This design comes from an exercise in tuning for small area, a short achievable clock period and few clock cycles per item on the open sky130 flow, not from production work.
Function was checked by simulation only, so behaviour that the tests miss may differ from the original.
Power figures rest on the tool's default switching activity, not on a simulated workload.

### Met1 routing

Bar = 100 um.
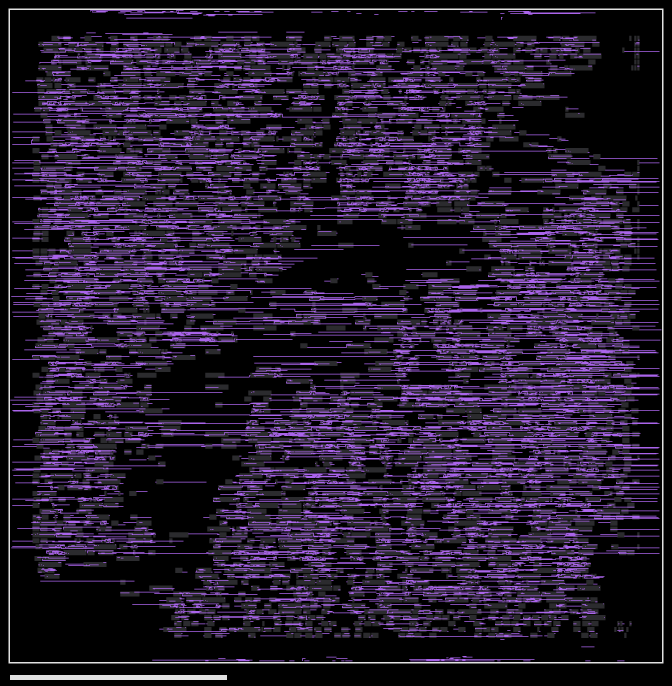
### Met2 routing

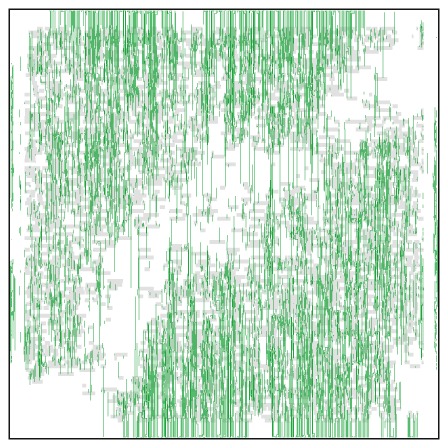
===== run.sh =====
#!/bin/bash
# synth_recipe.tcl (not shown) runs the flow's synth.tcl, then flattens the netlist and writes it again
# the make line also repeats each setting of config.mk as NAME=value (left out here)
make -C /OpenROAD-flow-scripts/flow DESIGN_CONFIG=/design/flow/config.mk WORK_HOME=/design/flow/orfs CLKGATE_MAP_FILE= SYNTH_SCRIPT=/design/flow/synth_recipe.tcl finish

===== config.mk =====
export PLATFORM = sky130hd
export DESIGN_NAME = MPU
export DESIGN_NICKNAME = MPU
export VERILOG_FILES = /design/flow/design.v
export SDC_FILE = /design/flow/constraint.sdc
export NUM_CORES = 4
export LEC_CHECK = 0
export CAP_MARGIN = 20
export CORE_AREA = 10 10 290 290
export DIE_AREA = 0 0 300 300
export PLACE_DENSITY = 0.6
export SLEW_MARGIN = 20

===== constraint.sdc =====
create_clock -name core_clock -period 4.0 [get_ports {clk}]
set_input_delay 0.8000 -clock core_clock [delete_from_list [all_inputs] [get_ports {clk}]]
set_output_delay 0.8000 -clock core_clock [all_outputs]
set_load 0.01 [all_outputs]

===== design.v =====
`timescale 1ns / 10ps
module MPU #(
	parameter VPropWidth     = 32,   
	parameter VPropStart     = 64,   
	parameter EIndexWidth    = 32,   
	parameter EDegreeWidth   = 30,   
	parameter AddrWidth      = 33,   
	parameter DataWidth      = 256,  
	parameter MsgWidth       = 64,   
	parameter MGUUpdateWidth = 94  
)(
	input                      clk,           
	input                      resetn,        
	input       [(MsgWidth-1):0] FIFO_data_msg,        
	output reg                 FIFO_read_msg,  
	input                      FIFO_empty_msg,   
	input                      FIFO_read_valid_msg,
	output reg [(AddrWidth-1):0] read_addr,     
	input	   [(DataWidth-1):0] read_data,     
	output               [7:0] rburst,
	output reg [(AddrWidth-1):0] write_addr,    
	output reg [(DataWidth-1):0] write_data,    
	output               [7:0] wburst,
	output reg                 start_rd,      
	output reg                 start_wr,      
	input                      end_rd,        
	input                      end_wr,        
	input                      axi_in_use_vmu,
	output reg                 axi_in_use_mpu,
	input                      MPU_VMU_FIFO_Full,
	output reg                 MPU_VMU_FIFO_Write,
	output reg [(AddrWidth-1):0] MPU_VMU_FIFO_WriteData
);
reg      [(MsgWidth-1):0] msg_reg;          
reg    [(VPropWidth-1):0] old_temp_prop;    
reg    [(VPropWidth-1):0] old_prop;         
reg    [(VPropWidth-1):0] new_value;        
wire   [(VPropWidth-1):0] temp_result;      
wire   [(VPropWidth-1):0] result;           
wire                    update;           
wire                    send;             
reg     [(DataWidth-1):0] store_read_data;  
reg   [(EIndexWidth-1):0] edge_index;       
reg  [(EDegreeWidth-1):0] edge_degree;      
reg                     start_send;       
wire [((DataWidth/2)-1):0] vertex[1:0];
reg                     which_vertex;
reg     [(AddrWidth-1):0] previous_addr;
assign vertex[0] = store_read_data[127:0];
assign vertex[1] = store_read_data[255:128];
assign rburst = 8'd0;
assign wburst = 8'd0;
reg [3:0] state;
localparam [3:0]
	IDLE         = 4'd0,
	WAIT         = 4'd1,
	READ         = 4'd2,
	READ_WAIT    = 4'd3,
	STORE_READ   = 4'd4,
	REDUCE       = 4'd5,
	CHECK_UPDATE = 4'd6,
	FIFO_WAIT    = 4'd7,
	WRITE_WAIT   = 4'd8;
always @(posedge clk)
begin
if(~resetn)
begin
	read_addr     <= {AddrWidth{1'b0}};
	write_addr    <= {AddrWidth{1'b0}};
	write_data    <= {DataWidth{1'b0}};
	start_rd      <= 1'b0;
	previous_addr <= {AddrWidth{1'b1}};
	axi_in_use_mpu <= 1'b0;
	start_wr      <= 1'b0;
	MPU_VMU_FIFO_Write <= 1'b0;
	FIFO_read_msg <= 1'b0;
	start_send    <= 1'b0;
	state         <= IDLE;
end
else
begin
	case(state)
	IDLE:          
	begin
	    axi_in_use_mpu <= 1'b0;
		if(~FIFO_empty_msg && ~MPU_VMU_FIFO_Full)  
		begin
		    FIFO_read_msg   <= 1'b1;
		    state           <= WAIT;
		end
	end
	WAIT:          
	begin
	   FIFO_read_msg        <= 1'b0;
	   if (FIFO_read_valid_msg) begin
	   msg_reg              <= FIFO_data_msg;
	   read_addr       <= {1'b0, 12'h44a, FIFO_data_msg[50:36], 5'b00000};  
	   which_vertex    <= FIFO_data_msg[35];
	   state                <= READ;
	   end
	end
	READ:          
	begin
	   if (~axi_in_use_vmu) begin
	       axi_in_use_mpu <= 1'b1;
	   if (previous_addr==read_addr) begin
	       store_read_data <= write_data;
	       state <= REDUCE;
	       end
	   else begin
		   start_rd     <= 1'b1;  
		   state        <= READ_WAIT;
	   end
	   end
	end
	READ_WAIT:     
	begin
	    start_rd        <= 1'b0;
	    if (end_rd) begin
	       state <= STORE_READ;
	    end
	end
	STORE_READ:
	begin
	   store_read_data <= read_data;
	   state <= REDUCE;
	end
	REDUCE:        
	begin
	    previous_addr       <= read_addr;
		new_value           <= {1'b0, msg_reg[30:0]};  
		case(which_vertex)
		1'b0:
		begin
            old_temp_prop   <= {vertex[0][103:96], vertex[0][111:104], vertex[0][119:112], vertex[0][127:120]};  
            old_prop        <= {vertex[0][71:64], vertex[0][79:72], vertex[0][87:80], vertex[0][95:88]};  
            edge_index      <= {vertex[0][39:32], vertex[0][47:40], vertex[0][55:48], vertex[0][63:56]};
            edge_degree     <= {vertex[0][7:2], vertex[0][15:8], vertex[0][23:16], vertex[0][31:24]};
		end
		1'b1:
		begin
            old_temp_prop   <= {vertex[1][103:96], vertex[1][111:104], vertex[1][119:112], vertex[1][127:120]};  
            old_prop        <= {vertex[1][71:64], vertex[1][79:72], vertex[1][87:80], vertex[1][95:88]};  
            edge_index      <= {vertex[1][39:32], vertex[1][47:40], vertex[1][55:48], vertex[1][63:56]};
            edge_degree     <= {vertex[1][7:2], vertex[1][15:8], vertex[1][23:16], vertex[1][31:24]};
		end
		endcase
		state               <= CHECK_UPDATE;
	end
	CHECK_UPDATE:  
	begin
	    if (update) state   <= WRITE_WAIT;
	    else if (send) state  <= FIFO_WAIT;
		else state <= IDLE;
	    if (send) begin
		   MPU_VMU_FIFO_Write <= 1'b1;
	       MPU_VMU_FIFO_WriteData <= FIFO_data_msg[63:31];
		end
		else begin
		   MPU_VMU_FIFO_Write <= 1'b0;
	       MPU_VMU_FIFO_WriteData <= 33'd0;
		end
		write_addr      <= read_addr;  
		if (update) 
		begin
		    start_wr        <= 1'b1;
		    case(which_vertex)
		    1'b0:
		    begin
			write_data      <= {store_read_data[255:128], temp_result[7:0], temp_result[15:8], temp_result[23:16], temp_result[31:24], 
			                     result[7:0], result[15:8], result[23:16], result[31:24], store_read_data[(VPropStart-1):0]};  
			end
			1'b1:
			begin
			write_data      <= {temp_result[7:0], temp_result[15:8], temp_result[23:16], temp_result[31:24], 
			                     result[7:0], result[15:8], result[23:16], result[31:24], store_read_data[(VPropStart-1+128):0]};
			end
			endcase
		end
		else begin
		    start_wr <= 1'b0;
		    write_data <= store_read_data;
		end
	end
	FIFO_WAIT:
	begin
		MPU_VMU_FIFO_Write  <= 1'b0;
		state <= IDLE;
	end
	WRITE_WAIT:    
	begin
		start_wr            <= 1'b0;
		MPU_VMU_FIFO_Write  <= 1'b0;
		if (end_wr) begin
		    axi_in_use_mpu  <= 1'b0;
			state           <= IDLE;
		end
	end
	default: state          <= IDLE;
	endcase
end
end
ReductionEngine #(
    .VPropWidth  (VPropWidth  ), 
    .EDegreeWidth(EDegreeWidth)
    ) 
inst_ReductionEngine(
	.old_temp_p (old_temp_prop), 
	.old_p      (old_prop     ), 
	.edge_degree(edge_degree  ), 
	.new_v      (new_value    ), 
	.result     (result       ), 
	.temp_result(temp_result  ), 
	.update     (update       ),
	.send       (send         )
);
endmodule
module ReductionEngine #(
	parameter VPropWidth   = 32,
	parameter EDegreeWidth = 30
)(
	input      [VPropWidth-1:0] old_temp_p,   
	input      [VPropWidth-1:0] old_p,        
	input    [EDegreeWidth-1:0] edge_degree,  
	input      [VPropWidth-1:0] new_v,        
	output reg [VPropWidth-1:0] result,       
	output reg [VPropWidth-1:0] temp_result,  
	output reg                  update,       
	output reg                  send
);
wire BFS_Check_Send, BFS_Check_Update;
assign BFS_Check_Send = ((new_v < old_temp_p) && (edge_degree > 0));
assign BFS_Check_Update = (new_v < old_temp_p);
always @(*)
begin
	result      = BFS_Check_Update ? new_v : old_p;
	temp_result = BFS_Check_Update ? new_v : old_temp_p;
	update      = BFS_Check_Update ? 1'b1 : 1'b0;
	send        = BFS_Check_Send   ? 1'b1 : 1'b0;
end
endmodule

==> flow_metrics.py <==
metrics = {
    "status": {
        "status": "no timing/DRC/antenna violations",
    },
    "floorplanning": {
        "die_area_um2": 90000,
        "die_x_um": 300,
        "row_count": 102,
    },
    "yosys": {
        "yosysTopAreaCell": "edfxtp_1",
        "synth.yosys.seq_area_share": 0.6315,
        "syn_area_per_cell_um2": 11.91,
        "syn-instance-count": 2489,
        "synth_edf_count": 414,
        "synthesis.area_um2": 29640,
    },
    "final_layout": {
        "drive_gt1_frac": 0.1614,
        "nets": 3438,
        "area_growth_pct": 34.38,
        "finish.instance_area_um2": 39830,
        "final_core_util": 0.5133,
    },
    "timing": {
        "period_needed_ns": 3.202,
        "finalMaxSlewViolations": 0,
        "fin_ws_ns": 0.7982,
        "finalHoldViolations": 0,
    },
    "cts": {
        "clock_path_buffers": 3,
        "cts_resized": 0,
        "cts_tree": "built",
        "worst_skew_pair.late_latency_ns": 0.63,
        "cts_sinks": 728,
        "post_cts_buffers": 0,
        "cts_max_level": 3,
    },
    "detailed_routing": {
        "dr.pass1.iters": 8,
        "via_count": 22070,
        "vias_per_cell": 5.257,
        "post_drt_wl_per_cell_um": 24.94,
    },
    "flow_run": {
        "maxCapViolations": 0,
    },
    "placement": {
        "gp_congestion": 0.8448,
        "hpwl_um": 72950,
    },
    "global_routing": {
        "grt_antenna_before_repair": 16,
        "grt_pass1_vias": 22740,
        "grt_pass1_wl_um": 152900,
    },
    "power": {
        "irDropWorstVdd_mv": 0.2987,
        "p_leak_nw": 13.79,
        "total_power_mw": 16.46,
    },
    "critical_path": {
        "arrival_ns": 3.66,
        "crit_path_start_kind": "register",
        "path_buf_inv": 1,
        "cp_slowest_cell": "nor4_1",
        "crit_fanout": 33,
    },
    "worst_hold_path": {
        "holdCritPathClass": "register to register",
    },
}
Testbench counts, summed over its fixed seeds: cycles 25,538, messages 2,048.
## Picture notes: 'Met1 routing'
wire length on this layer	41.9 mm
nets with wire on the layer	3,215
main direction	horizontal
longest straight run	64.9 um

## Picture notes: 'Met2 routing'
wire length on this layer	52.3 mm
nets with wire on the layer	2,991

==> synthesized netlist by cell type (6+ instances only) <==
master    number
ha_1          30
nand3_1       19
nor2_1       143
xnor2_1       15
inv_1         33
edfxtp_1     414
and2_1        34
nor4_1        73
clkbuf_1     137
buf_4         50
dfxtp_1      314
buf_2         36
mux2_2       319
nand2_1      372
nand4_1        6
a21oi_1      180
o21ai_0      133
a211oi_1     128
==> through the flow <==
step / hold slack [ns] / setup TNS [ns] / cells
4_1_cts: 0.4195 / 0 / 4188
2_1_floorplan: 0.4003 / -1150.86 / 2532
6_report: 0.4171 / 0 / 4198
5_1_grt: 0.4213 / 0 / 4195
3_5_place_dp: 0.4065 / 0 / 4037
3_3_place_gp: 0.4028 / 0 / 4037
==> cell type report <==
| type | count | area (um2) | area share |
|---|---|---|---|
| Sequential cell | 728 | 18750 | 0.4708 |
| Multi-Input combinational cell | 1543 | 9981 | 0.2506 |
| Timing Repair Buffer | 693 | 7012 | 0.1760 |
| Clock buffer | 115 | 2308 | 0.05796 |
| Tap cell | 1040 | 1301 | 0.03267 |
| Clock inverter | 36 | 320.3 | 0.008042 |
| Inverter | 33 | 128.9 | 0.003236 |
| Antenna cell | 10 | 25.02 | 0.0006283 |
==> power breakdown <==
group          internal [mW]  total, mW  switching (mW)  leakage, nW
Combinational          0.516      0.969           0.453         6.17
Clock                   4.30       7.42            3.12         1.29
Sequential              7.96       8.07           0.110         6.34
Total                   12.8       16.5            3.68         13.8
==> kinds of logic (layout without fill, tap and decap cells) <==
kind of cell / after synthesis / after routing / synth area share
flip-flops: 728 / 728 / 0.6315
AND/OR/NAND/NOR: 671 / 671 / 0.09764
AO/OA/AOI/OAI: 463 / 463 / 0.09122
multiplexers: 319 / 319 / 0.1212
buffers and inverters: 261 / 877 / 0.04090
adder cells (fa/ha/maj): 30 / 30 / 0.01266
XOR/XNOR: 16 / 16 / 0.004728
other: 1 / 54 / 0.0001265
==> layer usage <==
layer / vias up / global-route usage / routed length, um
li1: 10110 / - / -
met1: 11000 / 0.2675 / 41850
met2: 798 / 0.3781 / 52320
met3: 150 / 0.06223 / 7603
met4: 14 / 0.07478 / 2832
met5: - / 0 / 81
==> worst paths after layout <==
check / slack (ns) / from / endpoint / cells after the start
max reg2reg: 0.80 / new_value[29] / write_data[225] / 8
min reg2reg: 0.42 / msg_reg[14] / new_value[14] / 0
min: 0.42 / msg_reg[14] / new_value[14] / 0
max: 0.80 / new_value[29] / write_data[225] / 8

what the ideal ports hide:
How much do the figures lean on ideal ports? The routed layout below was timed once more, with nothing changed but the port constraints.
Step 1, drivers: a clkbuf_16 drives clk and a buf_2 each remaining input, both assumed.
Step 2 adds t to the input delays and takes it off the output delays; t is the mean of the earliest and latest rising clock arrival at the registers after step 1. Input paths then give back, and output paths get back, about the clock's delay inside the block.
Slacks: ideal / step 1 / step 2; pairs: ideal / step 1.
t (ns): 0.680
setup slack, ns: 0.798 / 0.798 / 0.798
worst register clock-pin slew, ns: 0.06 / 0.06
worst data-port slew with drivers (ns): 0.14
After both steps setup and hold are still met in this run. The setup slack of this run moves by 0.000 ns with the drivers and by 0.000 ns with both steps.
